This design comes from an exercise in tuning for small area, a short achievable clock period and few clock cycles per item on the open sky130 flow, not from production work. Function was checked by simulation only, so behaviour that the tests miss may differ from the original. The series may have gaps, and a smaller design here may also do less where the tests do not look.

Figure 1. Wiring by layer (run 1).
The bar under the picture is 200 um long. Two of the layers only.
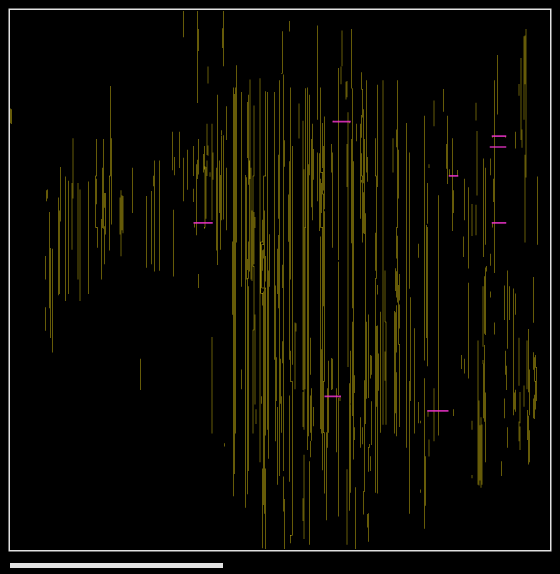
Figure 2. Routing congestion (run 1).
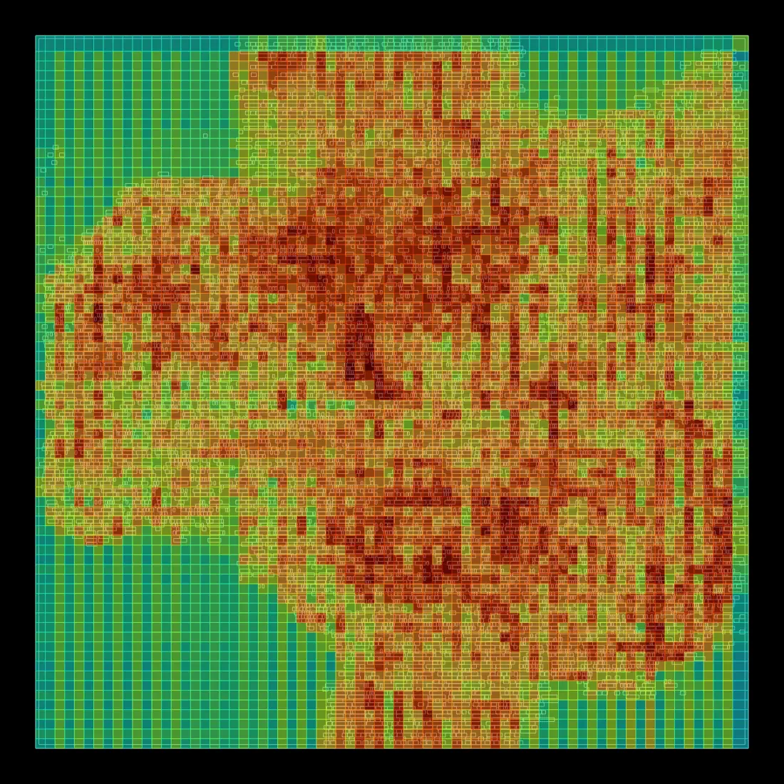
Figure 3. Register map, names as in the netlist (run 1).
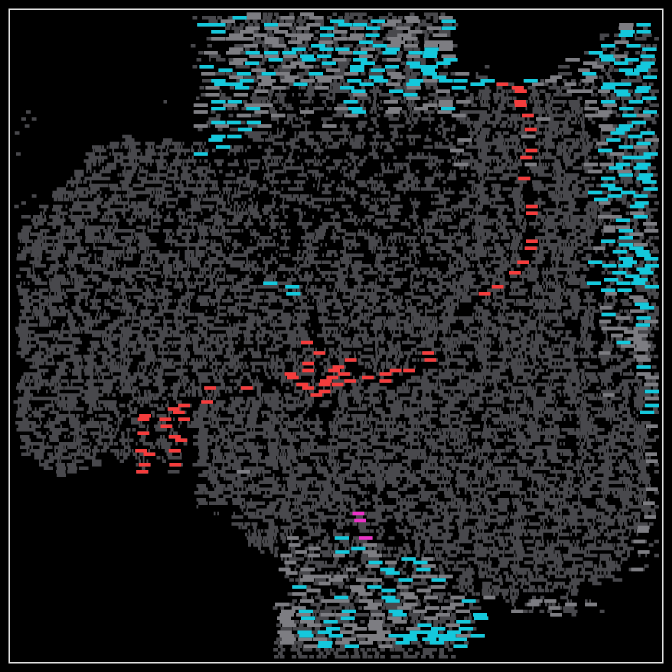
Figure 4. Wire density map (run 1).
25 x 25 tiles, from white (low) to dark blue (high), scaled to the fullest tile. Values are wire area over tile area, all layers added.
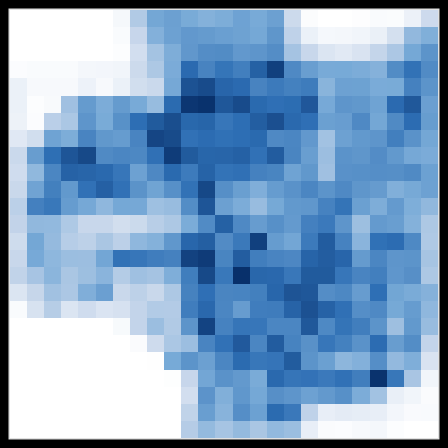
<file path="design/flow/design.v">
module produto_escalar (
    input logic clk,
    input logic rst,
    input logic start,
    input logic signed [31:0] a0, a1, a2, a3, a4, a5, a6, a7,
    input logic signed [31:0] b0, b1, b2, b3, b4, b5, b6, b7,
    output logic done,
    output logic signed [63:0] result
);
    logic signed [31:0] a_reg [0:7];
    logic signed [31:0] b_reg [0:7];
    logic signed [63:0] acc;
    logic [2:0] idx;        
    logic busy;
    logic done_q;
    logic signed [63:0] result_q;
    assign done = done_q;
    assign result = result_q;
    always_ff @(posedge clk or posedge rst) begin
        if (rst) begin
            busy <= 1'b0;
            done_q <= 1'b0;
            acc <= 64'sd0;
            idx <= 3'd0;
            result_q <= 64'sd0;
        end else begin
            if (start && !busy) begin
                a_reg[0] <= a0; a_reg[1] <= a1; a_reg[2] <= a2; a_reg[3] <= a3;
                a_reg[4] <= a4; a_reg[5] <= a5; a_reg[6] <= a6; a_reg[7] <= a7;
                b_reg[0] <= b0; b_reg[1] <= b1; b_reg[2] <= b2; b_reg[3] <= b3;
                b_reg[4] <= b4; b_reg[5] <= b5; b_reg[6] <= b6; b_reg[7] <= b7;
                acc <= 64'sd0;
                idx <= 3'd0;
                busy <= 1'b1;
                done_q <= 1'b0;
                result_q <= 64'sd0;
            end else if (busy) begin
                acc <= acc + ( $signed(a_reg[idx]) * $signed(b_reg[idx]) );
                if (idx == 3'd7) begin
                    busy <= 1'b0;
                    done_q <= 1'b1;
                    result_q <= acc + ( $signed(a_reg[7]) * $signed(b_reg[7]) );
                end else begin
                    idx <= idx + 1;
                end
            end else begin
                if (!start)
                    done_q <= 1'b0;
            end
        end
    end
endmodule
</file>
<file path="design/flow/run.sh">
#!/bin/bash
# synth_recipe.tcl (not shown) runs the flow's synth.tcl, then flattens the netlist and writes it again
# the make line also repeats each setting of config.mk as NAME=value (left out here)
make -C /OpenROAD-flow-scripts/flow DESIGN_CONFIG=/design/flow/config.mk WORK_HOME=/design/flow/orfs CLKGATE_MAP_FILE= SYNTH_SCRIPT=/design/flow/synth_recipe.tcl finish
</file>
<file path="design/flow/config.mk">
export PLATFORM = sky130hd
export DESIGN_NAME = produto_escalar
export DESIGN_NICKNAME = produto_escalar
export VERILOG_FILES = /design/flow/design.v
export SDC_FILE = /design/flow/constraint.sdc
export NUM_CORES = 4
export LEC_CHECK = 0
export CAP_MARGIN = 20
export CORE_MARGIN = 2
export CORE_UTILIZATION = 40
export SLEW_MARGIN = 20
</file>
<file path="design/flow/constraint.sdc">
create_clock -name core_clock -period 11.0 [get_ports {clk}]
set_input_delay 2.2000 -clock core_clock [delete_from_list [all_inputs] [get_ports {clk}]]
set_output_delay 2.2000 -clock core_clock [all_outputs]
set_load 0.01 [all_outputs]
</file>
==> metrics.md, run 1 <==
| Metric | Value |
|---|---|
| Clock latency reported for the late side of the worst-skew pair | 0.74 ns |
| Largest stage delay on the critical path | 0.68 ns |
| Most common cell after layout, fill and taps aside | fa_1 |
| Crit path buf inv count | 10 |
| Highest-count cells in the layout ignoring fill and taps | 2420 x fa_1, 2392 x inv_1, 1592 x nand2_1 |
| Total Routing Usage GR | 29.1% |
| Area growth syn-to-layout | 13.8% |
| DRC | 0 |
| Post-synthesis instance area | 102000 um2 |
| Critical path origin | idx[0] |
| Number of port buffers | 579 |
| Initial antenna violation count | 36 |
| Run status | timing/DRC/antenna clean |
| Crit path kind | reg2reg |
| Initial core utilization | 40.1% |
| Cts repair resizes | 0 |
| Die Area | 258000 um2 |
| Num ports | 580 |
| Worst flop-to-flop path startpoint | idx[0] |
| Cell types with the largest area share after synthesis | fa_1 48%, edfxtp_1 15%, inv_1 8.8%, nand2_1 5.9%, ha_1 5.4% |
| Synthesized area divided by synthesized cell count | 10.2 um2 |
| Peak clock frequency supported by timing | 93.2 MHz |
| Root Buffer Master | clkbuf_16 |
| First-pass DRT Iterations | 7 |
| Largest delay share family, worst path | adder cells |
| Crit Reg-Reg Endpoint | acc[62] |
| Number of synthesized register bits | 645 |
| Routed length per instance | 26.7 um |
| Count of non-filler cells in the finished layout | 13900 |
| Final estimated routing congestion in global placement | 1.01 |
| Total overflow reported by the global router | 0 |
| CTS HTree Levels | 3 |
| Hold buffers post-CTS | 0 |
| Antenna violation net count after detailed routing | 0 |
| Vias | 74600 |
| Share of final-layout standard cells stronger than drive strength 1 | 5.74% |
| CP max-delay cell | a41oi_2 |
| Worst clock skew on the final layout | 0.0361 ns |
| Maximum number of buffers from clock root to sink | 3 |
| End-of-flow core utilization | 45.7% |
| Worst slack, placed | 0.406 ns |
| Capturing element type of the critical path | register |
| Headroom to the max-slew limit | 21.2% |
| Area of the core region | 253000 um2 |
| Data arrival time of the critical path | 11.37 ns |
| Setup violation total in the final timing report | 0 |
| Post-CTS setup buffers | 0 |
| Site row count | 185 |
| Synth Warn # | 3 |
| Area share of the largest cell type after synthesis | 47.7% |
| Horizontal die dimension | 508 um |
| Syn Nets | 13300 |
| Register-to-register setup slack | 0.27 ns |
| Worst min-delay path category | reg2reg |
| Post-Syn Instances | 9941 |
| Commonest register cell after synthesis | edfxtp_1 |
| Final #Nets | 13800 |
| Minimum setup slack in the final design | 0.268 ns |
| Unrepaired setup endpoints after global routing | false |
| Crit-path most repeated cell | fa_1 |
| Timing endpoint of the critical path | acc[62] |
| Number of buffers inserted during clock tree synthesis | 75 |
| Via count of the first global-routing pass | 80100 |
| Count of different cell masters after synthesis | 84 |
Testbench counts for the RTL of run 1, summed over its fixed seeds: cycles 8,648, items 960.
-- Figure 1 (at the start) --
| layer | color | wire length |
|---|---|---|
| met4 | yellow | 26.5 mm |
| met5 | magenta | 110 um |

-- Figure 2 (at the start) --
met3 routing resource usage after global routing: 5.97%
busiest layer in global routing: met2

-- Figure 3 (at the start) --
| name in the netlist | color | placed flops |
|---|---|---|
| a_reg | cyan | 256 |
| acc | red | 64 |
| idx | magenta | 3 |
not colored: 322

-- Figure 4 (at the start) --
fullest tile: 0.55
tiles over half the peak: 54%
nearly empty tiles: 15%
emptiest ninth of the die: bottom left

run 1: tightest hold or removal path: stages, from the launching register on:
cell	delay, ns
dfrtp_1	0.34
nand2_1	0.05
o21ai_0	0.06
run 1: layout make-up:
type / instances / area, um2
antenna: 17 / 42.5
clock buffer: 89 / 1940
clock inverter: 48 / 592
fill: 24000 / 138000
inverter: 2396 / 9010
multi-input combinational: 6411 / 72400
sequential: 645 / 18700
tap: 3366 / 4210
timing repair buffer: 938 / 8760
run 1: metal layers:
layer,share of wire (%),wire length (um),global-route usage (%),vias to the layer above
met3,8.9,33000,5.97,780
met2,47,173000,46.3,3744
met5,0.029,109,0,-
met1,37,138000,36.6,39400
li1,-,-,-,30700
met4,7.1,26500,17.6,16
run 1: kinds of logic (layout without fill, tap and decap cells):
logic type,Yosys count,count (layout),share of synthesized area (%)
buf+inv,2885,3471,10.7
compound gates,770,770,5.24
simple gates,2580,2580,10.7
mux,50,50,0.553
flops,645,645,18.4
other cells,0,17,0
fa+ha+maj,2862,2862,53.1
xor+xnor,149,149,1.28
run 1: how the worst min path moves through the flow:
| stage | end | slack [ns] | cells past startpoint | from |
|---|---|---|---|---|
| after global placement | result_q[32] | 0.46 | 2 | result_q[32] |
| after global routing | result_q[35] | 0.50 | 2 | result_q[35] |
| final | acc[58] | 0.48 | 2 | acc[58] |
| after CTS | acc[48] | 0.48 | 2 | acc[48] |
| after detailed placement | acc[48] | 0.47 | 2 | acc[48] |
| after floorplan | acc[44] | 0.45 | 2 | acc[44] |
run 1: cells in the mapped netlist, types with 4 or more instances:
cell	n
o21a_1	56
and3_1	9
o21ai_1	41
edfxtp_1	512
o21ai_0	161
o21bai_1	22
a21boi_0	5
dfrtp_1	133
and2_1	214
nand2_1	1596
inv_1	2394
buf_2	6
a41oi_1	15
a221oi_1	6
a32o_1	5
nand4_1	71
xor2_1	47
or3_1	6
o211ai_1	8
a22o_1	13
a22oi_1	76
nor2_1	498
or2_2	9
mux2_2	49
a31oi_1	19
a21o_1	57
o31ai_1	48
nand2b_1	72
a211oi_1	14
a21oi_1	118
clkbuf_1	461
ha_1	442
xnor2_1	102
nand3_1	31
buf_1	19
nor3_1	28
nor2b_1	24
a31o_2	4
a222oi_1	64
fa_1	2420
run 1: metrics by stage:
stage / setup TNS [ns] / hold WS, ns / cell area (um2)
global route: 0 / 0.499 / 116000
global placement: 0 / 0.459 / 113000
CTS: 0 / 0.483 / 116000
floorplan: -2003.68 / 0.450 / 102000
finish: 0 / 0.476 / 116000
detailed placement: 0 / 0.470 / 113000
--- run 2: outline of the changes from run 1 ---
design/flow/design.v: 52 -> 9865 lines; modules unchanged: 0
  produto_escalar: edited, 52 -> 9861 lines
  fa_cell: new, 4 lines
==> module fa_cell as of run 2 <==
module fa_cell (input logic x, input logic y, input logic z, output logic s, output logic c);
    assign s = x ^ y ^ z;
    assign c = (x & y) | (z & (x ^ y));
endmodule
==> design/flow/flow/run.sh (new file) <==
#!/bin/bash
# The standard layout (standard.sh), with one change: the buffer that
# buffer_ports puts on every input and output port is buf_4 instead of the
# delay buffer (clkdlybuf4s50_1) it picks by default.
set -euo pipefail
export BUFFER_PORTS_ARGS="-buffer_cell sky130_fd_sc_hd__buf_4"
bash standard.sh > standard_flow.log 2>&1
==> design/flow/standard.sh (new file) <==
#!/bin/bash
# synth_recipe.tcl (not shown) runs the flow's synth.tcl, then flattens the netlist and writes it again
# the make line also repeats each setting of config.mk as NAME=value (left out here)
make -C /OpenROAD-flow-scripts/flow DESIGN_CONFIG=/design/flow/config.mk WORK_HOME=/design/flow/orfs CLKGATE_MAP_FILE= SYNTH_SCRIPT=/design/flow/synth_recipe.tcl "${@:-finish}"
--- a/design/flow/config.mk
+++ b/design/flow/config.mk
@@ -6,6 +6,10 @@
 export NUM_CORES = 4
 export LEC_CHECK = 0
+export ABC_AREA = 1
 export CAP_MARGIN = 20
 export CORE_MARGIN = 2
-export CORE_UTILIZATION = 40
+export CORE_UTILIZATION = 45
+export SETUP_SLACK_MARGIN = 4.0
 export SLEW_MARGIN = 20
+export SYNTH_HIERARCHICAL = 1
+export SYNTH_MINIMUM_KEEP_SIZE = 0
removed: design/flow/run.sh
Figure 5. Wiring by layer (run 2).
The bar under the picture is 200 um long. Two of the layers only.
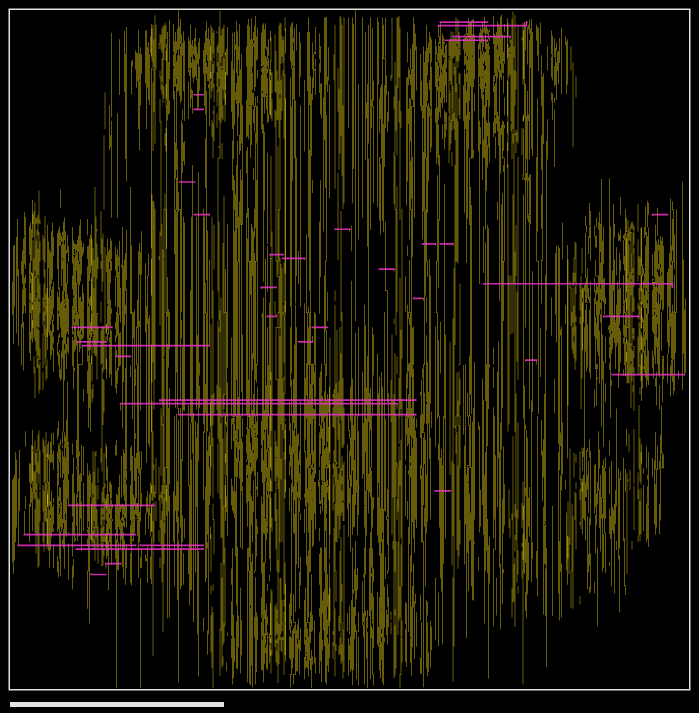
| layer | color | wire length |
|---|---|---|
| met4 | yellow | 126 mm |
| met5 | magenta | 2140 um |

Figure 6. I/O nets highlighted (run 2).
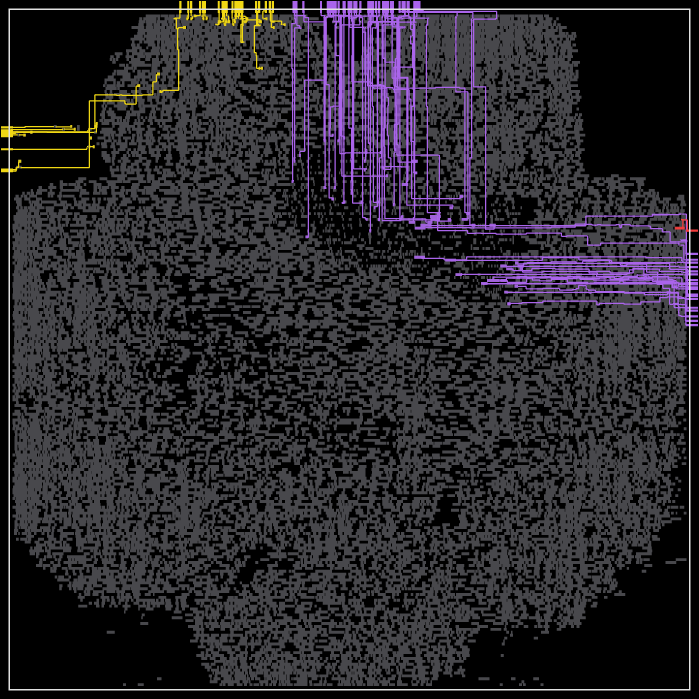
| port | color | bits | direction | edge | end cells | buffers | wire |
|---|---|---|---|---|---|---|---|
| start | red | 1 | input | right | 1 | 1 | 31.7 um |
| result | purple | 64 | output | 45 top, 19 right | 64 | 64 | 13100 um |
| a2 | yellow | 32 | input | 23 top, 9 left | 37 | 32 | 1240 um |

==> metrics.md, run 2 <==
| Metric | Value |
|---|---|
| Run status | timing/DRC/antenna clean |
| DRC marker count from the first detailed-route iteration | 31400 |
| Capturing element type of the critical path | register |
| Timing endpoint of the critical path | r[209] |
| CTS HTree Levels | 2 |
| Clock transition at the register clock pins on the worst setup and hold paths after CTS | 0.09 ns |
| Number of buffers inserted during clock tree synthesis | 42 |
| TritonCTS clock tree | done |
| Total overflow reported by the global router | 0 |
| Reported max-cap violation count | 0 |
| Area of the core region | 396000 um2 |
| Vias | 168000 |
| Most common cell after layout, fill and taps aside | xor2_1 |
| Site row count | 231 |
| Headroom to the max-slew limit | 7.43% |
| Highest-count cells in the layout ignoring fill and taps | 4076 x xor2_1, 3838 x o22ai_1, 3571 x fa_1 |
| Post-Syn Instances | 17800 |
| Area share of the largest cell type after synthesis | 47.2% |
| Cell types with the largest area share after synthesis | fa_1 47%, xor2_1 20%, o22ai_1 14%, dfxtp_1 4.3%, ha_1 3.2% |
| Multi-input gate area in the final layout | 169000 um2 |
| Horizontal die dimension | 635 um |
| Area growth syn-to-layout | 18.1% |
| Detailed placement HPWL | 654000 um |
| Maximum number of pins on one net before global-route repair | 47 |
| Crit path buf inv count | 4 |
| Initial core utilization | 45.2% |
| Transition at the pin with the smallest max-transition slack | 1.38 ns |
| Sequential Area | 7710 um2 |
| Largest delay share family, worst path | adder cells |
| Post-synthesis instance area | 179000 um2 |
| Commonest register cell after synthesis | dfxtp_1 |
| Count of different cell masters after synthesis | 35 |
| Register ranked first by flip-flop count | r |
| Vias per inst | 7.26 |
| DRC | 0 |
| Nature of the critical path startpoint | input port |
| Syn Nets | 23000 |
| Total Routing Usage GR | 48.3% |
| Cell types with the highest counts after synthesis | 4226 x fa_1, 4125 x xor2_1, 3960 x o22ai_1 |
| Total Negative Setup Slacks | 0 ns |
| Final #Nets | 23000 |
| Detailed-route wire length | 1010000 um |
| Critical path origin | b0[21] |
| Data required, critical path | 11.56 ns |
| Flip-flop count of the largest register, all copies and words added | 384 |
| Via count of the first global-routing pass | 166000 |
| Worst min-delay path category | in2async |
| Root Buffer Master | clkbuf_16 |
| Number of cells on the critical path | 16 |
| Data arrival time of the critical path | 7.94 ns |
| Global-route wire length before repair | 1360000 um |
| Peak clock frequency supported by timing | 136 MHz |
| Final estimated routing congestion in global placement | 1.11 |
| Unrepaired setup endpoints after global routing | true |
| Crit-path most repeated cell | fa_2 |
| FILL cells | 34300 |
| Share of final-layout standard cells stronger than drive strength 1 | 20.5% |
| Crit-path max FO | 17 |
| Hold Slack | 1.38 ns |
| Synthesized area divided by synthesized cell count | 10.0 um2 |
| Final non-filler cell area | 212000 um2 |
| Crit path kind | in2reg |
| CP max-delay cell | fa_2 |
| Die Area | 403000 um2 |
| First-pass DRT Iterations | 14 |
| Hold buffers post-CTS | 0 |
| Synth Warn # | 7 |
| Proportion of synthesized flip-flops having asynchronous set or reset | 0.260% |
| Setup violation total in the final timing report | 0 |
| Fin. Hold Viols | 0 |
| Antenna violation net count after detailed routing | 0 |
| Num ports | 580 |
| Largest stage delay on the critical path | 0.74 ns |
| Area after detailed placement | 186000 um2 |
| Tcrit/Tclk final | 67.0% |
| End-of-flow core utilization | 53.4% |
| Sinks on Clock Net | 385 |
| Number of enable flip-flop cells after synthesis | 0 |
| Dominant cell by count in the synthesized netlist | fa_1 |
| Number of port buffers | 579 |
| Number of synthesized register bits | 385 |
| Routed length per instance | 43.7 um |
| Maximum number of buffers from clock root to sink | 3 |
| Initial antenna violation count | 61 |
| Final critical delay including setup and external delays | 7.37 ns |
| Cells along the critical path | buf_12 -> clkinvlp_4 -> o21ai_4 -> buf_12 -> buf_4 -> o22ai_1 -> xor2_1 -> ha_1 -> fa_1 -> fa_1 -> fa_2 -> fa_1 -> fa_2 -> fa_2 -> fa_2 -> fa_2 |
| Die Span Y | 635 um |
| Register area share after synthesis | 4.30% |
Testbench counts for the RTL of run 2, summed over its fixed seeds: cycles 968, items 960.
-- run 2: cell type report --
type	count	area share, %
inverter	749	1.54
multi-input combinational	14700	79.6
timing repair buffer	1892	11.4
tap	5242	3.10
sequential	385	3.64
antenna	38	0.0449
clock inverter	21	0.120
timing repair inverter	6	0.0195
clock buffer	53	0.549
-- run 2: cells by family (layout without fill, tap and decap cells) --
kind of cell | count (synthesis) | count (layout) | share of synthesized area, %
adder cells (fa/ha/maj) | 4678 | 4678 | 50.3
AO/OA/AOI/OAI | 4375 | 4380 | 15.2
XOR/XNOR | 4127 | 4127 | 20.2
buffers and inverters | 2804 | 2721 | 6.73
AND/OR/NAND/NOR | 1474 | 1548 | 3.25
flip-flops | 385 | 385 | 4.30
other | 0 | 38 | 0
-- run 2: stage by stage --
stage                     setup WS [ns]  cells
after floorplan                    3.78  17800
after global placement             2.03  22000
after detailed placement           1.99  22000
after CTS                          3.76  22800
after global routing               3.61  23100
final                              3.63  23100
-- run 2: how the worst min path moves through the flow --
stage,slack [ns],startpoint,endpoint,cells past startpoint
after floorplan,1.93,rst,done,1
after global placement,2.04,rst,done,2
after detailed placement,2.05,rst,done,2
after CTS,1.36,rst,done,2
after global routing,1.38,rst,done,2
final,1.38,rst,done,2
-- run 2: per-layer routing --
layer	part of all wire (%)	GRT usage [%]
met5	0.21	3.27
met3	18	26.3
met1	32	55.5
met4	12	42.0
met2	38	64.1
-- run 2: timing repair --
action,4_1_cts,5_1_grt
gates cloned,227,46
endpoints found under the setup margin,289,200
setup buffers,456,229
pin swaps,335,518
gates resized for setup,1882,781
hold endpoints to repair,0,0
-- run 2: Yosys stat by module (local to each module, per instance) --
module	flops+latches	copies in the design
produto_escalar	385	1
fa_cell	0	4225
==> run 2 -> run 3 <==
--- a/design/flow/config.mk
+++ b/design/flow/config.mk
@@ -7,9 +7,11 @@
 export LEC_CHECK = 0
 export ABC_AREA = 1
 export CAP_MARGIN = 20
+export CELL_PAD_IN_SITES_DETAIL_PLACEMENT = 1
+export CELL_PAD_IN_SITES_GLOBAL_PLACEMENT = 1
 export CORE_MARGIN = 2
-export CORE_UTILIZATION = 45
-export SETUP_SLACK_MARGIN = 4.0
+export CORE_UTILIZATION = 38
+export SETUP_SLACK_MARGIN = 3.5
 export SLEW_MARGIN = 20
 export SYNTH_HIERARCHICAL = 1
 export SYNTH_MINIMUM_KEEP_SIZE = 0
==> metrics.md, run 3 <==
| Metric | Value |
|---|---|
| Run status | timing/DRC/antenna clean |
| Reported max-cap violation count | 0 |
| Count of different cell masters after synthesis | 35 |
| Vias | 157000 |
| First-pass DRT Iterations | 8 |
| Highest-count cells in the layout ignoring fill and taps | 4117 x xor2_1, 4068 x fa_1, 3950 x o22ai_1 |
| DRC marker count from the first detailed-route iteration | 20900 |
| Crit path kind | in2reg |
| Largest delay share family, worst path | adder cells |
| Crit-path most repeated cell | fa_1 |
| Share of final-layout standard cells stronger than drive strength 1 | 12.3% |
| Die Area | 477000 um2 |
| FILL cells | 51500 |
| Maximum number of pins on one net before global-route repair | 43 |
| Nature of the critical path startpoint | input port |
| Peak clock frequency supported by timing | 132 MHz |
| Number of enable flip-flop cells after synthesis | 0 |
| Unrepaired setup endpoints after global routing | true |
| Synth Warn # | 7 |
| Number of synthesized register bits | 385 |
| Multi-input gate area in the final layout | 163000 um2 |
| Vias per inst | 6.69 |
| Placed insts | 23100 |
| Cell types with the highest counts after synthesis | 4226 x fa_1, 4125 x xor2_1, 3960 x o22ai_1 |
| Worst min-delay path category | in2async |
| Root Buffer Master | clkbuf_16 |
| Num ports | 580 |
| CTS HTree Levels | 2 |
| Register area share after synthesis | 4.30% |
| Flip-flop count of the largest register, all copies and words added | 384 |
| Antenna violation net count after detailed routing | 0 |
| End-of-flow core utilization | 41.6% |
| Largest stage delay on the critical path | 0.70 ns |
| Synthesized area divided by synthesized cell count | 10.0 um2 |
| Global-route wire length before repair | 1360000 um |
| Post-Syn Instances | 17800 |
| Dominant cell by count in the synthesized netlist | fa_1 |
| Final critical delay including setup and external delays | 7.58 ns |
| Register ranked first by flip-flop count | r |
| Crit path buf inv count | 2 |
| Initial core utilization | 38.1% |
| Library cell occupying the most area in the post-synthesis netlist | fa_1 |
| Headroom to the max-slew limit | 13.6% |
| Maximum number of buffers from clock root to sink | 3 |
| Hold buffers post-CTS | 0 |
| CP max-delay cell | inv_2 |
| Transition at the pin with the smallest max-transition slack | 1.30 ns |
| Final non-filler cell area | 196000 um2 |
| Setup violation total in the final timing report | 0 |
| Data required, critical path | 11.45 ns |
| Horizontal die dimension | 691 um |
| Die Span Y | 691 um |
| Final #Nets | 22400 |
| Post-synthesis instance area | 179000 um2 |
| Area share of the largest cell type after synthesis | 47.2% |
| Routed length per instance | 42.7 um |
| Most common cell after layout, fill and taps aside | xor2_1 |
| Sinks on Clock Net | 385 |
| Site row count | 252 |
| Proportion of synthesized flip-flops having asynchronous set or reset | 0.260% |
| Number of buffers inserted during clock tree synthesis | 46 |
| Commonest register cell after synthesis | dfxtp_1 |
| Area after detailed placement | 187000 um2 |
| Crit-path max FO | 32 |
| Detailed placement HPWL | 737000 um |
| Sequential Area | 7710 um2 |
| Syn Nets | 23000 |
| Tcrit/Tclk final | 68.9% |
| Area growth syn-to-layout | 9.19% |
| Number of port buffers | 579 |
| Via count of the first global-routing pass | 161000 |
| Clock transition at the register clock pins on the worst setup and hold paths after CTS | 0.11 ns |
| Initial antenna violation count | 44 |
| Area of the core region | 470000 um2 |
| Capturing element type of the critical path | register |
| TritonCTS clock tree | done |
| Total overflow reported by the global router | 0 |
| Data arrival time of the critical path | 8.03 ns |
| DRC | 0 |
| Cell types with the largest area share after synthesis | fa_1 47%, xor2_1 20%, o22ai_1 14%, dfxtp_1 4.3%, ha_1 3.2% |
| Fin. Hold Viols | 0 |
| Count of non-filler cells in the finished layout | 23400 |
| Cells along the critical path | buf_4 -> inv_2 -> o22ai_1 -> xor2_1 -> fa_1 -> fa_1 -> fa_1 -> fa_1 -> fa_1 -> fa_2 -> fa_1 -> fa_1 -> fa_1 |
| Final estimated routing congestion in global placement | 1.07 |
| Total Routing Usage GR | 40.4% |
## run 3: cell counts after synthesis
No cell type changed its count.
## run 3: metrics by stage
| step | hold WS (ns) | setup WS, ns |
|---|---|---|
| after floorplan | 1.93 | 3.63 |
| after global placement | 2.04 | 1.89 |
| after detailed placement | 2.05 | 1.82 |
| after CTS | 1.33 | 3.49 |
| after global routing | 1.35 | 3.37 |
| final | 1.33 | 3.42 |
## run 3: layout make-up
type,count,area share [%]
clock buffer,61,0.653
clock inverter,24,0.198
tap,6223,3.98
sequential,385,3.94
antenna,26,0.0332
inverter,749,1.53
timing repair buffer,1305,6.56
multi-input combinational,14700,83.1
timing repair inverter,2,0.00639
## run 3: kinds of logic (layout without fill, tap and decap cells)
| family | count (synthesis) | after routing | synth area share [%] |
|---|---|---|---|
| AND/OR/NAND/NOR | 1474 | 1487 | 3.25 |
| flip-flops | 385 | 385 | 4.30 |
| adder cells (fa/ha/maj) | 4678 | 4678 | 50.3 |
| AO/OA/AOI/OAI | 4375 | 4377 | 15.2 |
| buffers and inverters | 2804 | 2141 | 6.73 |
| other | 0 | 26 | 0 |
| XOR/XNOR | 4127 | 4127 | 20.2 |
## run 3: metal layers
layer	up-vias	GRT usage (%)	part of all wire (%)
met5	-	0	0.030
met4	34	24.9	8.6
met3	2452	12.5	12
met2	11600	59.9	42
met1	83800	51.5	37
li1	58900	-	-
## run 3: modules after synthesis (local to each module, per instance)
module	flip-flops and latches	cells	cell area [um2]
fa_cell	0	1	20.0
produto_escalar	385	13600	94700
## run 3: how the worst max path moves through the flow
stage	startpoint	cells past startpoint	to	slack [ns]
final	a5[23]	13	r[203]	3.42
after global routing	b1[11]	16	r[209]	3.37
after CTS	b0[27]	15	r[203]	3.49
after detailed placement	b0[1]	15	r[203]	1.82
after global placement	b5[25]	14	r[263]	1.89
after floorplan	b0[1]	16	r[197]	3.63
## run 3: what timing repair did
item                       in CTS  in global routing
setup endpoints to repair     229                100
pin swaps                      54                 77
cloned                          6                 48
setup buffers                 119                 70
gates resized for setup       685                471
Figure 7. Wire density map (run 3).
35 x 35 tiles, from white (low) to dark blue (high), scaled to the fullest tile. Values are wire area over tile area, all layers added.
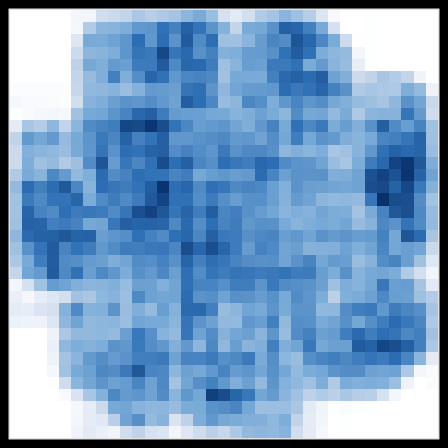
nearly empty tiles: 11%
mean over tiles: 0.37
emptiest ninth of the die: bottom left
tiles over half the peak: 56%
densest ninth of the die: middle
fullest tile: 0.78

Figure 8. Signal wires on met3 (run 3).
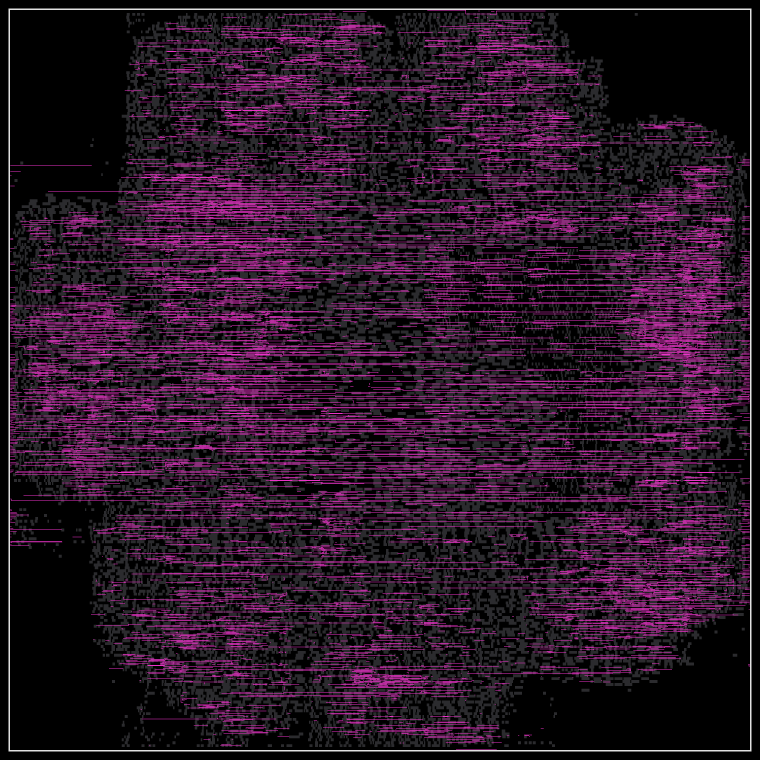
main direction: horizontal
wire length on this layer: 124 mm
nets with wire on the layer: 3086
longest straight run: 322 um

==> run 3 -> run 4 <==
--- a/design/flow/config.mk
+++ b/design/flow/config.mk
@@ -11,7 +11,7 @@
 export CELL_PAD_IN_SITES_GLOBAL_PLACEMENT = 1
 export CORE_MARGIN = 2
 export CORE_UTILIZATION = 38
-export SETUP_SLACK_MARGIN = 3.5
+export SETUP_SLACK_MARGIN = 3.0
 export SLEW_MARGIN = 20
 export SYNTH_HIERARCHICAL = 1
 export SYNTH_MINIMUM_KEEP_SIZE = 0
Figure 9. Signal wires on met3 (run 4).
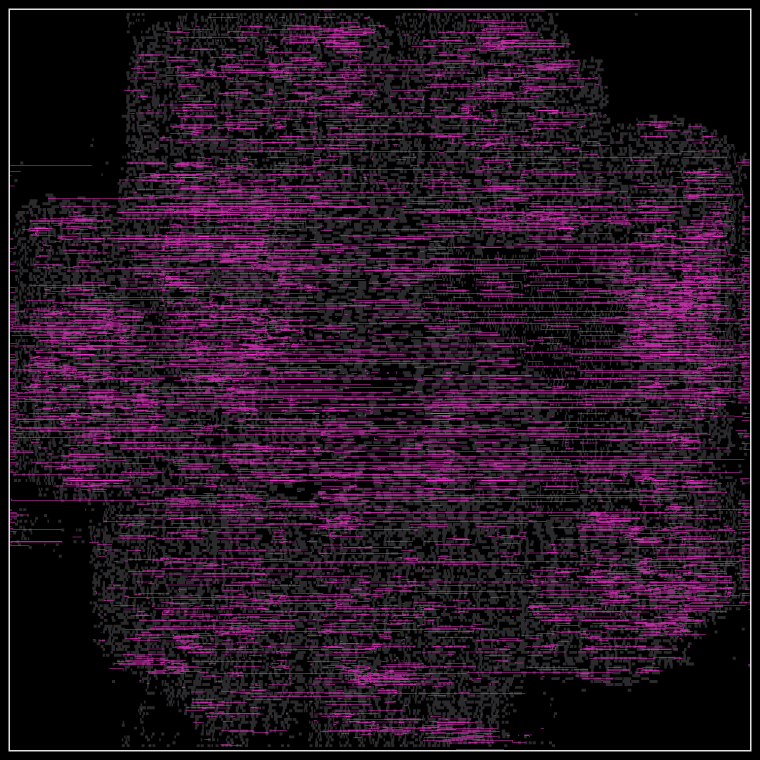
main direction: horizontal
wire length on this layer: 116 mm

Figure 10. Wire density map (run 4).
35 x 35 tiles, from white (low) to dark blue (high), scaled to the fullest tile. Values are wire area over tile area, all layers added.
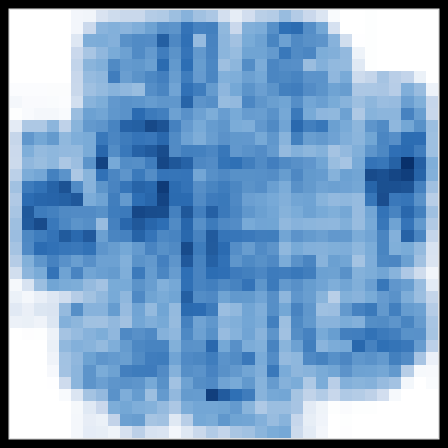
nearly empty tiles: 11%
densest ninth of the die: middle
mean over tiles: 0.36
fullest tile: 0.78
tiles over half the peak: 53%

==> metrics.md, run 4 <==
| Metric | Value |
|---|---|
| Flip-flop count of the largest register, all copies and words added | 384 |
| CP max-delay cell | fa_1 |
| Worst slack, placed | 1.82 ns |
| Vias per inst | 6.63 |
| Run status | timing/DRC/antenna clean |
| Detailed-route wire length | 981000 um |
| Commonest register cell after synthesis | dfxtp_1 |
| FILL cells | 51900 |
| Dominant cell by count in the synthesized netlist | fa_1 |
| Count of different cell masters after synthesis | 35 |
| Detailed placement HPWL | 737000 um |
| Maximum number of buffers from clock root to sink | 3 |
| Antenna violation net count after detailed routing | 0 |
| Highest-count cells in the layout ignoring fill and taps | 4205 x fa_1, 4123 x xor2_1, 3959 x o22ai_1 |
| Cell types with the highest counts after synthesis | 4226 x fa_1, 4125 x xor2_1, 3960 x o22ai_1 |
| DRC | 0 |
| Most common cell after layout, fill and taps aside | fa_1 |
| Total Negative Setup Slacks | 0 ns |
| Number of synthesized register bits | 385 |
| Total Routing Usage GR | 40.2% |
| Vias | 154000 |
| Data required, critical path | 11.51 ns |
| Crit-path most repeated cell | fa_1 |
| Die Area | 477000 um2 |
| Site row count | 252 |
| Cell types with the largest area share after synthesis | fa_1 47%, xor2_1 20%, o22ai_1 14%, dfxtp_1 4.3%, ha_1 3.2% |
| Number of enable flip-flop cells after synthesis | 0 |
| Sinks on Clock Net | 385 |
| Area growth syn-to-layout | 6.12% |
| Via count of the first global-routing pass | 160000 |
| Initial core utilization | 38.1% |
| Routed length per instance | 42.2 um |
| Register area share after synthesis | 4.30% |
| First-pass DRT Iterations | 6 |
| Total overflow reported by the global router | 0 |
| Reported max-cap violation count | 0 |
| Count of non-filler cells in the finished layout | 23300 |
| Maximum number of pins on one net before global-route repair | 43 |
| Unrepaired setup endpoints after global routing | true |
| TritonCTS clock tree | done |
| Synth Warn # | 7 |
| Minimum setup slack in the final design | 2.93 ns |
| Clock transition at the register clock pins on the worst setup and hold paths after CTS | 0.11 ns |
| Global-route wire length before repair | 1350000 um |
| Die Span Y | 691 um |
| Crit path kind | in2reg |
| Area share of the largest cell type after synthesis | 47.2% |
run 4: cell counts after synthesis:
Identical to the previous run, type by type.
run 4: critical path: cells and delay by family:
family / cells / cell delay [ns]
adder cells (fa/ha/maj): 8 / 4.30
AND/OR/NAND/NOR: 2 / 0.74
buffers and inverters: 2 / 0.56
AO/OA/AOI/OAI: 1 / 0.45
XOR/XNOR: 1 / 0.26
run 4: cell type report:
| type | count | area, um2 | share of cell area (%) |
|---|---|---|---|
| inverter | 749 | 2820 | 1.48 |
| timing repair buffer | 1136 | 9270 | 4.87 |
| multi-input combinational | 14700 | 161000 | 84.6 |
| timing repair inverter | 1 | 7.51 | 0.00395 |
| clock inverter | 24 | 387 | 0.203 |
| tap | 6223 | 7790 | 4.09 |
| sequential | 385 | 7710 | 4.05 |
| antenna | 29 | 72.6 | 0.0381 |
| clock buffer | 61 | 1280 | 0.671 |
run 4: cells by family (layout without fill, tap and decap cells):
| logic type | count (synthesis) | count (layout) | synth area share, % |
|---|---|---|---|
| AND/OR/NAND/NOR | 1474 | 1474 | 3.25 |
| flip-flops | 385 | 385 | 4.30 |
| adder cells (fa/ha/maj) | 4678 | 4678 | 50.3 |
| other | 0 | 29 | 0 |
| AO/OA/AOI/OAI | 4375 | 4375 | 15.2 |
| buffers and inverters | 2804 | 1971 | 6.73 |
| XOR/XNOR | 4127 | 4127 | 20.2 |
run 4: worst paths after layout:
| path | cells past startpoint | end | start | slack [ns] |
|---|---|---|---|---|
| setup / recovery | 14 | r[227] | b1[23] | 2.93 |
| hold / removal | 2 | done | rst | 1.34 |
| max in group asynchronous | 2 | done | rst | 9.58 |
| min in group core_clock | 1 | done | start | 1.61 |
run 4: routing by layer:
layer	wire, um	track usage [%]
met1	368000	51.5
met2	416000	59.5
met3	116000	12.2
met4	80100	24.7
met5	251	0
run 4: timing repair:
item	CTS	global route
cloned	1	0
pin swaps	5	19
setup endpoints to repair	146	91
resized for setup	151	164
setup buffers	7	50
hold buffers	0	0
run 4: per-module statistics from Yosys, one instance, submodules excluded:
| module | flip-flops and latches | cells |
|---|---|---|
| produto_escalar | 385 | 13600 |
| fa_cell | 0 | 1 |
==> run 4 -> run 5 <==
--- a/design/flow/config.mk
+++ b/design/flow/config.mk
@@ -11,7 +11,7 @@
 export CELL_PAD_IN_SITES_GLOBAL_PLACEMENT = 1
 export CORE_MARGIN = 2
 export CORE_UTILIZATION = 38
-export SETUP_SLACK_MARGIN = 3.0
+export SETUP_SLACK_MARGIN = 2.5
 export SLEW_MARGIN = 20
 export SYNTH_HIERARCHICAL = 1
 export SYNTH_MINIMUM_KEEP_SIZE = 0
Figure 11. Signal wires on met3 (run 5).
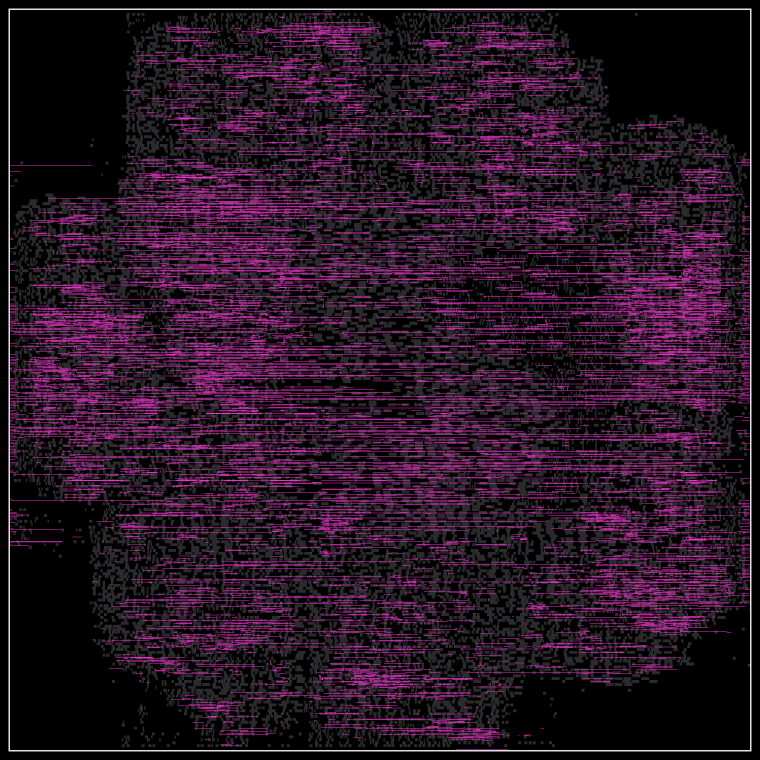
longest straight run: 359 um
share of all routed wire: 12%
main direction: horizontal
nets with wire on the layer: 2915
wire length on this layer: 116 mm

==> metrics.md, run 5 <==
| Metric | Value |
|---|---|
| Worst min-delay path category | in2async |
| CP max-delay cell | nand2_1 |
| DRC | 0 |
| Root Buffer Master | clkbuf_16 |
| Commonest register cell after synthesis | dfxtp_1 |
| Minimum setup slack in the final design | 2.56 ns |
| Compound-gate portion of the synthesized area | 15.2% |
| Tcrit/Tclk final | 76.7% |
| Crit path kind | in2reg |
| Count of non-filler cells in the finished layout | 23200 |
| Vias | 154000 |
| Total overflow reported by the global router | 0 |
| Area share of xor/xnor cells in the synthesized design | 20.2% |
| Data arrival time of the critical path | 8.96 ns |
| Via count of the first global-routing pass | 159000 |
| Detailed-route wire length | 980000 um |
| Fin. Hold Viols | 0 |
| Largest family of logic cells by synthesized area | adder cells |
| Placed insts | 23100 |
| Horizontal die dimension | 691 um |
| Peak clock frequency supported by timing | 118 MHz |
| Number of port buffers | 579 |
| Adder-cell share of the synthesized area | 50.3% |
| Most common cell after layout, fill and taps aside | fa_1 |
| Synthesized area divided by synthesized cell count | 10.0 um2 |
| Final critical delay including setup and external delays | 8.44 ns |
| Post-Syn Instances | 17800 |
| Cell types with the largest area share after synthesis | fa_1 47%, xor2_1 20%, o22ai_1 14%, dfxtp_1 4.3%, ha_1 3.2% |
| Number of enable flip-flop cells after synthesis | 0 |
| Multiplexer share of the synthesized area | 0% |
| Worst slack, placed | 1.82 ns |
| Area growth syn-to-layout | 5.18% |
| Setup violation total in the final timing report | 0 |
| Crit-path max FO | 39 |
| Vias per inst | 6.65 |
| Final estimated routing congestion in global placement | 1.07 |
| Hold Slack | 1.33 ns |
| Num ports | 580 |
| CTS HTree Levels | 2 |
| Sinks on Clock Net | 385 |
| Area of the core region | 470000 um2 |
| DRC marker count from the first detailed-route iteration | 21000 |
| First-pass DRT Iterations | 14 |
| Transition at the pin with the smallest max-transition slack | 1.28 ns |
| Die Area | 477000 um2 |
| Routed length per instance | 42.2 um |
| Maximum number of buffers from clock root to sink | 3 |
| Final #Nets | 22100 |
| Area share of the largest cell type after synthesis | 47.2% |
| Data required, critical path | 11.52 ns |
| Global-route wire length before repair | 1350000 um |
| Synth Area in Simple Gates | 3.25% |
| Count of different cell masters after synthesis | 35 |
| Dominant cell by count in the synthesized netlist | fa_1 |
| Detailed placement HPWL | 737000 um |
| Run status | timing/DRC/antenna clean |
| Headroom to the max-slew limit | 14.5% |
| Clock transition at the register clock pins on the worst setup and hold paths after CTS | 0.11 ns |
| Total Routing Usage GR | 40.2% |
| Largest stage delay on the critical path | 0.64 ns |
| Cell types with the highest counts after synthesis | 4226 x fa_1, 4125 x xor2_1, 3960 x o22ai_1 |
| Number of buffers inserted during clock tree synthesis | 46 |
| Antenna violation net count after detailed routing | 0 |
| Hold buffers post-CTS | 0 |
| Maximum number of pins on one net before global-route repair | 43 |
| FILL cells | 52000 |
| Unrepaired setup endpoints after global routing | true |
| Pins Over Slew Limit | 0 |
| Share of final-layout standard cells stronger than drive strength 1 | 8.92% |
| Post-synthesis instance area | 179000 um2 |
| Capturing element type of the critical path | register |
| TritonCTS clock tree | done |
| Total Negative Setup Slacks | 0 ns |
| Crit-path most repeated cell | fa_1 |
| Register ranked first by flip-flop count | r |
| Nature of the critical path startpoint | input port |
| Register area share after synthesis | 4.30% |
| Flip-flop count of the largest register, all copies and words added | 384 |
| Die Span Y | 691 um |
| Initial core utilization | 38.1% |
| Cells along the critical path | buf_4 -> nand2_1 -> nand2_1 -> buf_4 -> o22ai_1 -> xor2_1 -> fa_1 -> fa_1 -> fa_1 -> fa_1 -> fa_1 -> fa_1 -> fa_1 -> fa_1 -> fa_1 |
| Highest-count cells in the layout ignoring fill and taps | 4224 x fa_1, 4124 x xor2_1, 3959 x o22ai_1 |
| Synth Warn # | 7 |
| Syn Nets | 23000 |
| Reported max-cap violation count | 0 |
| Number of synthesized register bits | 385 |
| Library cell occupying the most area in the post-synthesis netlist | fa_1 |
| Proportion of synthesized flip-flops having asynchronous set or reset | 0.260% |
| Site row count | 252 |
| Initial antenna violation count | 51 |
Figure 12. Wiring by layer (run 5).
The bar under the picture is 200 um long. Two of the layers only.
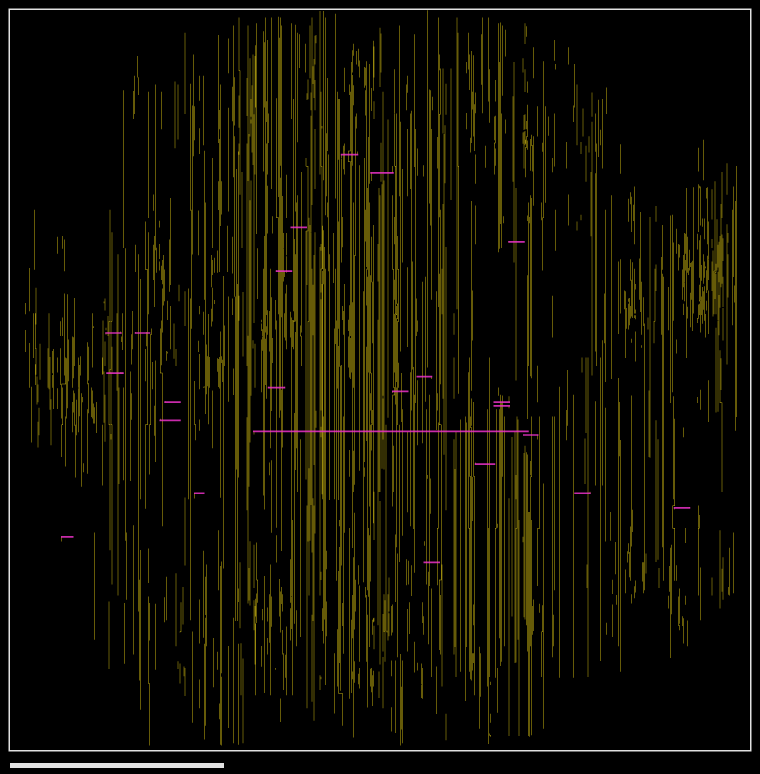
| layer | color | wire length |
|---|---|---|
| met4 | yellow | 77.0 mm |
| met5 | magenta | 565 um |

run 5: cell counts after synthesis:
Identical to the previous run, type by type.
run 5: timing repair:
item | 4_1_cts | 5_1_grt
endpoints found under the hold margin | 0 | 0
gates resized for setup | 2 | 44
buffers inserted | 0 | 5
cloned | 0 | 1
pin swaps | 0 | 1
setup endpoints to repair | 2 | 34
run 5: worst max-delay path, delay by kind of cell:
kind	cells	cell delay (ns)
adders and majority gates	9	4.47
AOI/OAI and AO/OA	1	0.15
buffers and inverters	2	1.05
and+or+nand+nor	2	0.85
xor gates and xnor gates	1	0.20
run 5: stage by stage:
step	utilization, %	instance area, um2
after floorplan	-	179000
after global placement	39.6	186000
after detailed placement	39.6	187000
after CTS	40.0	188000
after global routing	40.1	189000
final	40.1	189000
run 5: worst paths after layout:
path	start	end	slack, ns	cells past startpoint
setup / recovery	b3[3]	r[173]	2.56	15
hold / removal	rst	done	1.33	2
max in group asynchronous	rst	done	9.58	2
min in group core_clock	start	done	1.61	1
run 5: cell families after synthesis:
logic type | Yosys count
buffers and inverters | 2804
and+or+nand+nor | 1474
DFF | 385
xor gates and xnor gates | 4127
AOI/OAI and AO/OA | 4375
adders and majority gates | 4678
run 5: modules after synthesis (local to each module, per instance):
module | times used | cell area [um2] | cells inside | flops+latches
produto_escalar | 1 | 94700 | 13600 | 385
fa_cell | 4225 | 20.0 | 1 | 0
run 5: final cells by class:
| cell class | instances | area, um2 | area share (%) |
|---|---|---|---|
| inverter | 749 | 2820 | 1.49 |
| timing repair inverter | 1 | 7.51 | 0.00398 |
| multi-input combinational | 14700 | 160000 | 85.0 |
| timing repair buffer | 1084 | 8270 | 4.38 |
| clock buffer | 61 | 1280 | 0.677 |
| clock inverter | 24 | 387 | 0.205 |
| tap | 6223 | 7790 | 4.13 |
| sequential | 385 | 7710 | 4.09 |
| antenna | 25 | 62.6 | 0.0332 |
run 5: metal layers:
layer  vias to the layer above  track usage, %  share of wire (%)
met5                         -           0.370              0.058
met4                        46            24.1                7.9
met3                      2152            12.0                 12
met2                     11000            59.7                 43
met1                     82800            51.6                 38
li1                      58400               -                  -
==> run 5 -> run 6 <==
==> design/flow/run.sh (new file) <==
#!/bin/bash
# synth_recipe.tcl (not shown) runs the flow's synth.tcl, then flattens the netlist and writes it again
# the make line also repeats each setting of config.mk as NAME=value (left out here)
make -C /OpenROAD-flow-scripts/flow DESIGN_CONFIG=/design/flow/config.mk WORK_HOME=/design/flow/orfs CLKGATE_MAP_FILE= SYNTH_SCRIPT=/design/flow/synth_recipe.tcl finish
==> design/flow/config.mk (replaced) <==
export PLATFORM = sky130hd
export DESIGN_NAME = produto_escalar
export DESIGN_NICKNAME = produto_escalar
export VERILOG_FILES = /design/flow/design.v
export SDC_FILE = /design/flow/constraint.sdc
export NUM_CORES = 4
export LEC_CHECK = 0
export ABC_AREA = 1
export CAP_MARGIN = 20
export CORE_MARGIN = 2
export CORE_UTILIZATION = 45
export SETUP_SLACK_MARGIN = 4.0
export SLEW_MARGIN = 20
export SYNTH_HIERARCHICAL = 1
export SYNTH_MINIMUM_KEEP_SIZE = 0
removed: design/flow/flow/run.sh
removed: design/flow/standard.sh
==> metrics.md, run 6 <==
| Metric | Value |
|---|---|
| Run status | did not finish |
| Last step reached | 5_1_grt |
| Error that ended the run | [ERROR GRT-0232] Routing congestion too high. Check the congestion heatmap in the GUI. |
| Post-synthesis instance area | 179000 um2 |
| Hold buffers post-CTS | 0 |
| Horizontal die dimension | 635 um |
| Initial core utilization | 45.2% |
| CTS HTree Levels | 2 |
| Synth Warn # | 7 |
| Dominant cell by count in the synthesized netlist | fa_1 |
| Commonest register cell after synthesis | dfxtp_1 |
| Post-Syn Instances | 17800 |
| Maximum number of pins on one net before global-route repair | 47 |
| Number of synthesized register bits | 385 |
| Count of different cell masters after synthesis | 35 |
| Number of enable flip-flop cells after synthesis | 0 |
| Placed insts | 22200 |
| Detailed placement HPWL | 669000 um |
| Synthesized area divided by synthesized cell count | 10.0 um2 |
| Die Span Y | 635 um |
| Num ports | 580 |
| Maximum number of buffers from clock root to sink | 3 |
| Library cell occupying the most area in the post-synthesis netlist | fa_1 |
| Proportion of synthesized flip-flops having asynchronous set or reset | 0.260% |
| Sinks on Clock Net | 385 |
| Root Buffer Master | clkbuf_16 |
| Final estimated routing congestion in global placement | 1.10 |
| Site row count | 231 |
| Cell types with the largest area share after synthesis | fa_1 47%, xor2_1 20%, o22ai_1 14%, dfxtp_1 4.3%, ha_1 3.2% |
| Cell types with the highest counts after synthesis | 4226 x fa_1, 4125 x xor2_1, 3960 x o22ai_1 |
| Number of port buffers | 579 |
| Register area share after synthesis | 4.30% |
| Number of buffers inserted during clock tree synthesis | 42 |
| Area share of the largest cell type after synthesis | 47.2% |
| Syn Nets | 23000 |
run 6: cell counts after synthesis:
No cell type changed its count.
run 6: worst max-delay path by stage:
| stage | cells after the start | start | to |
|---|---|---|---|
| floorplan | 16 | b7[3] | r[209] |
| global placement | 15 | b6[10] | r[239] |
| detailed placement | 15 | b3[21] | r[245] |
| CTS | 19 | b4[3] | r[197] |
run 6: repair_timing:
item | 4_1_cts
pin swaps | 648
resized for setup | 3471
setup endpoints to repair | 339
setup buffers | 914
cloned | 292
run 6: modules after synthesis, one instance, submodules excluded:
module | times used | cells inside | flops+latches
produto_escalar | 1 | 13600 | 385
fa_cell | 4225 | 1 | 0
run 6: cell families after synthesis:
| family | count (synthesis) | share of synthesized area, % |
|---|---|---|
| and+or+nand+nor | 1474 | 3.25 |
| DFF | 385 | 4.30 |
| xor gates and xnor gates | 4127 | 20.2 |
| adders and majority gates | 4678 | 50.3 |
| AOI/OAI and AO/OA | 4375 | 15.2 |
| buffers and inverters | 2804 | 6.73 |
run 6: per-stage QoR:
stage	setup WS, ns	utilization, %	area [um2]	hold WS [ns]
3_5_place_dp	2.03	47.3	188000	2.35
4_1_cts	3.69	54.5	216000	1.67
3_3_place_gp	2.09	47.3	187000	2.35
2_1_floorplan	3.78	-	181000	1.93

==> notes/layouts.md <==
Pictures saved along the way, in no particular order.

Routing congestion.
picture 1
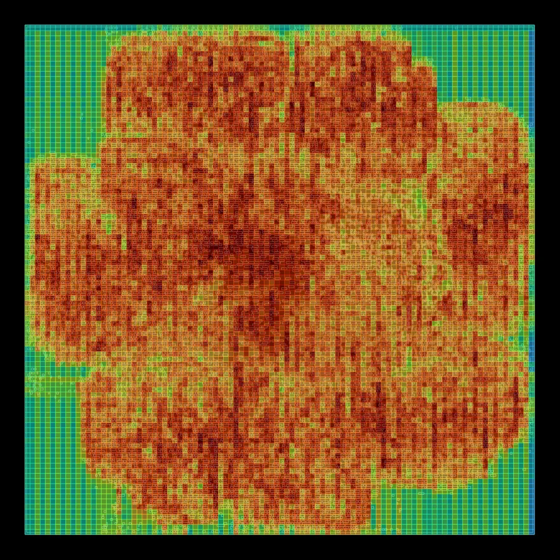
picture 2
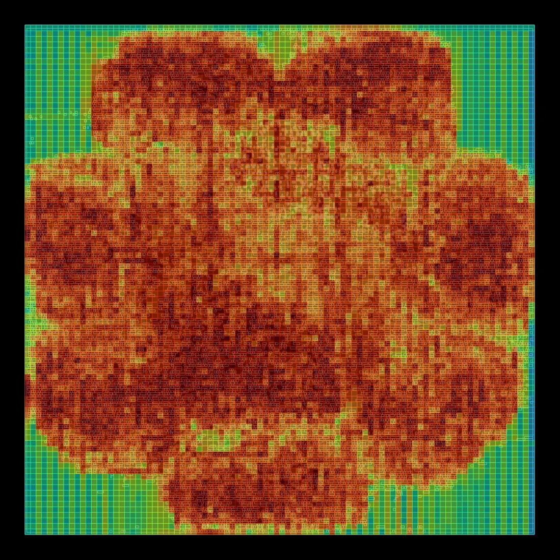
picture 1 -> run 3
picture 2 -> run 2

[separate check: timing with driven ports]
No port has a modelled driver above. Below, the same layouts with a new extraction and two added sets of constraints. Step 1 sets driving cells, clkbuf_16 on the clock port and buf_2 on the other inputs (assumed; they add their load-dependent delay and slew). Step 2 moves the port delays by t, midway between the first and last clock arrival at a register: inputs arrive t later, outputs are due t later. That takes back most of the time a late clock gives input paths. a / b / c = no drivers / after step 1 / after step 2; a / b = the first two.
run	t (ns)	setup WS [ns]	hold slack, ns	slew at the worst register clock pin (ns)	cell pins on the clock port's net
run 1	0.827	0.268 / 0.268 / 0.268	0.476 / 0.476 / 0.476	0.08 / 0.08	1
run 2	0.708	3.628 / 3.457 / 2.749	1.382 / 1.318 / 2.026	0.10 / 0.10	1
run 3	0.735	3.425 / 3.354 / 2.619	1.333 / 1.253 / 1.987	0.11 / 0.11	1
run 4	0.733	2.927 / 2.930 / 2.197	1.336 / 1.256 / 1.989	0.11 / 0.11	1
run 5	0.735	2.561 / 2.475 / 1.740	1.333 / 1.252 / 1.987	0.11 / 0.11	1
After both steps every run listed still meets setup and hold. The setup slack of run 2, which loses most, moves by -0.171 ns with the drivers and by -0.879 ns with both steps.
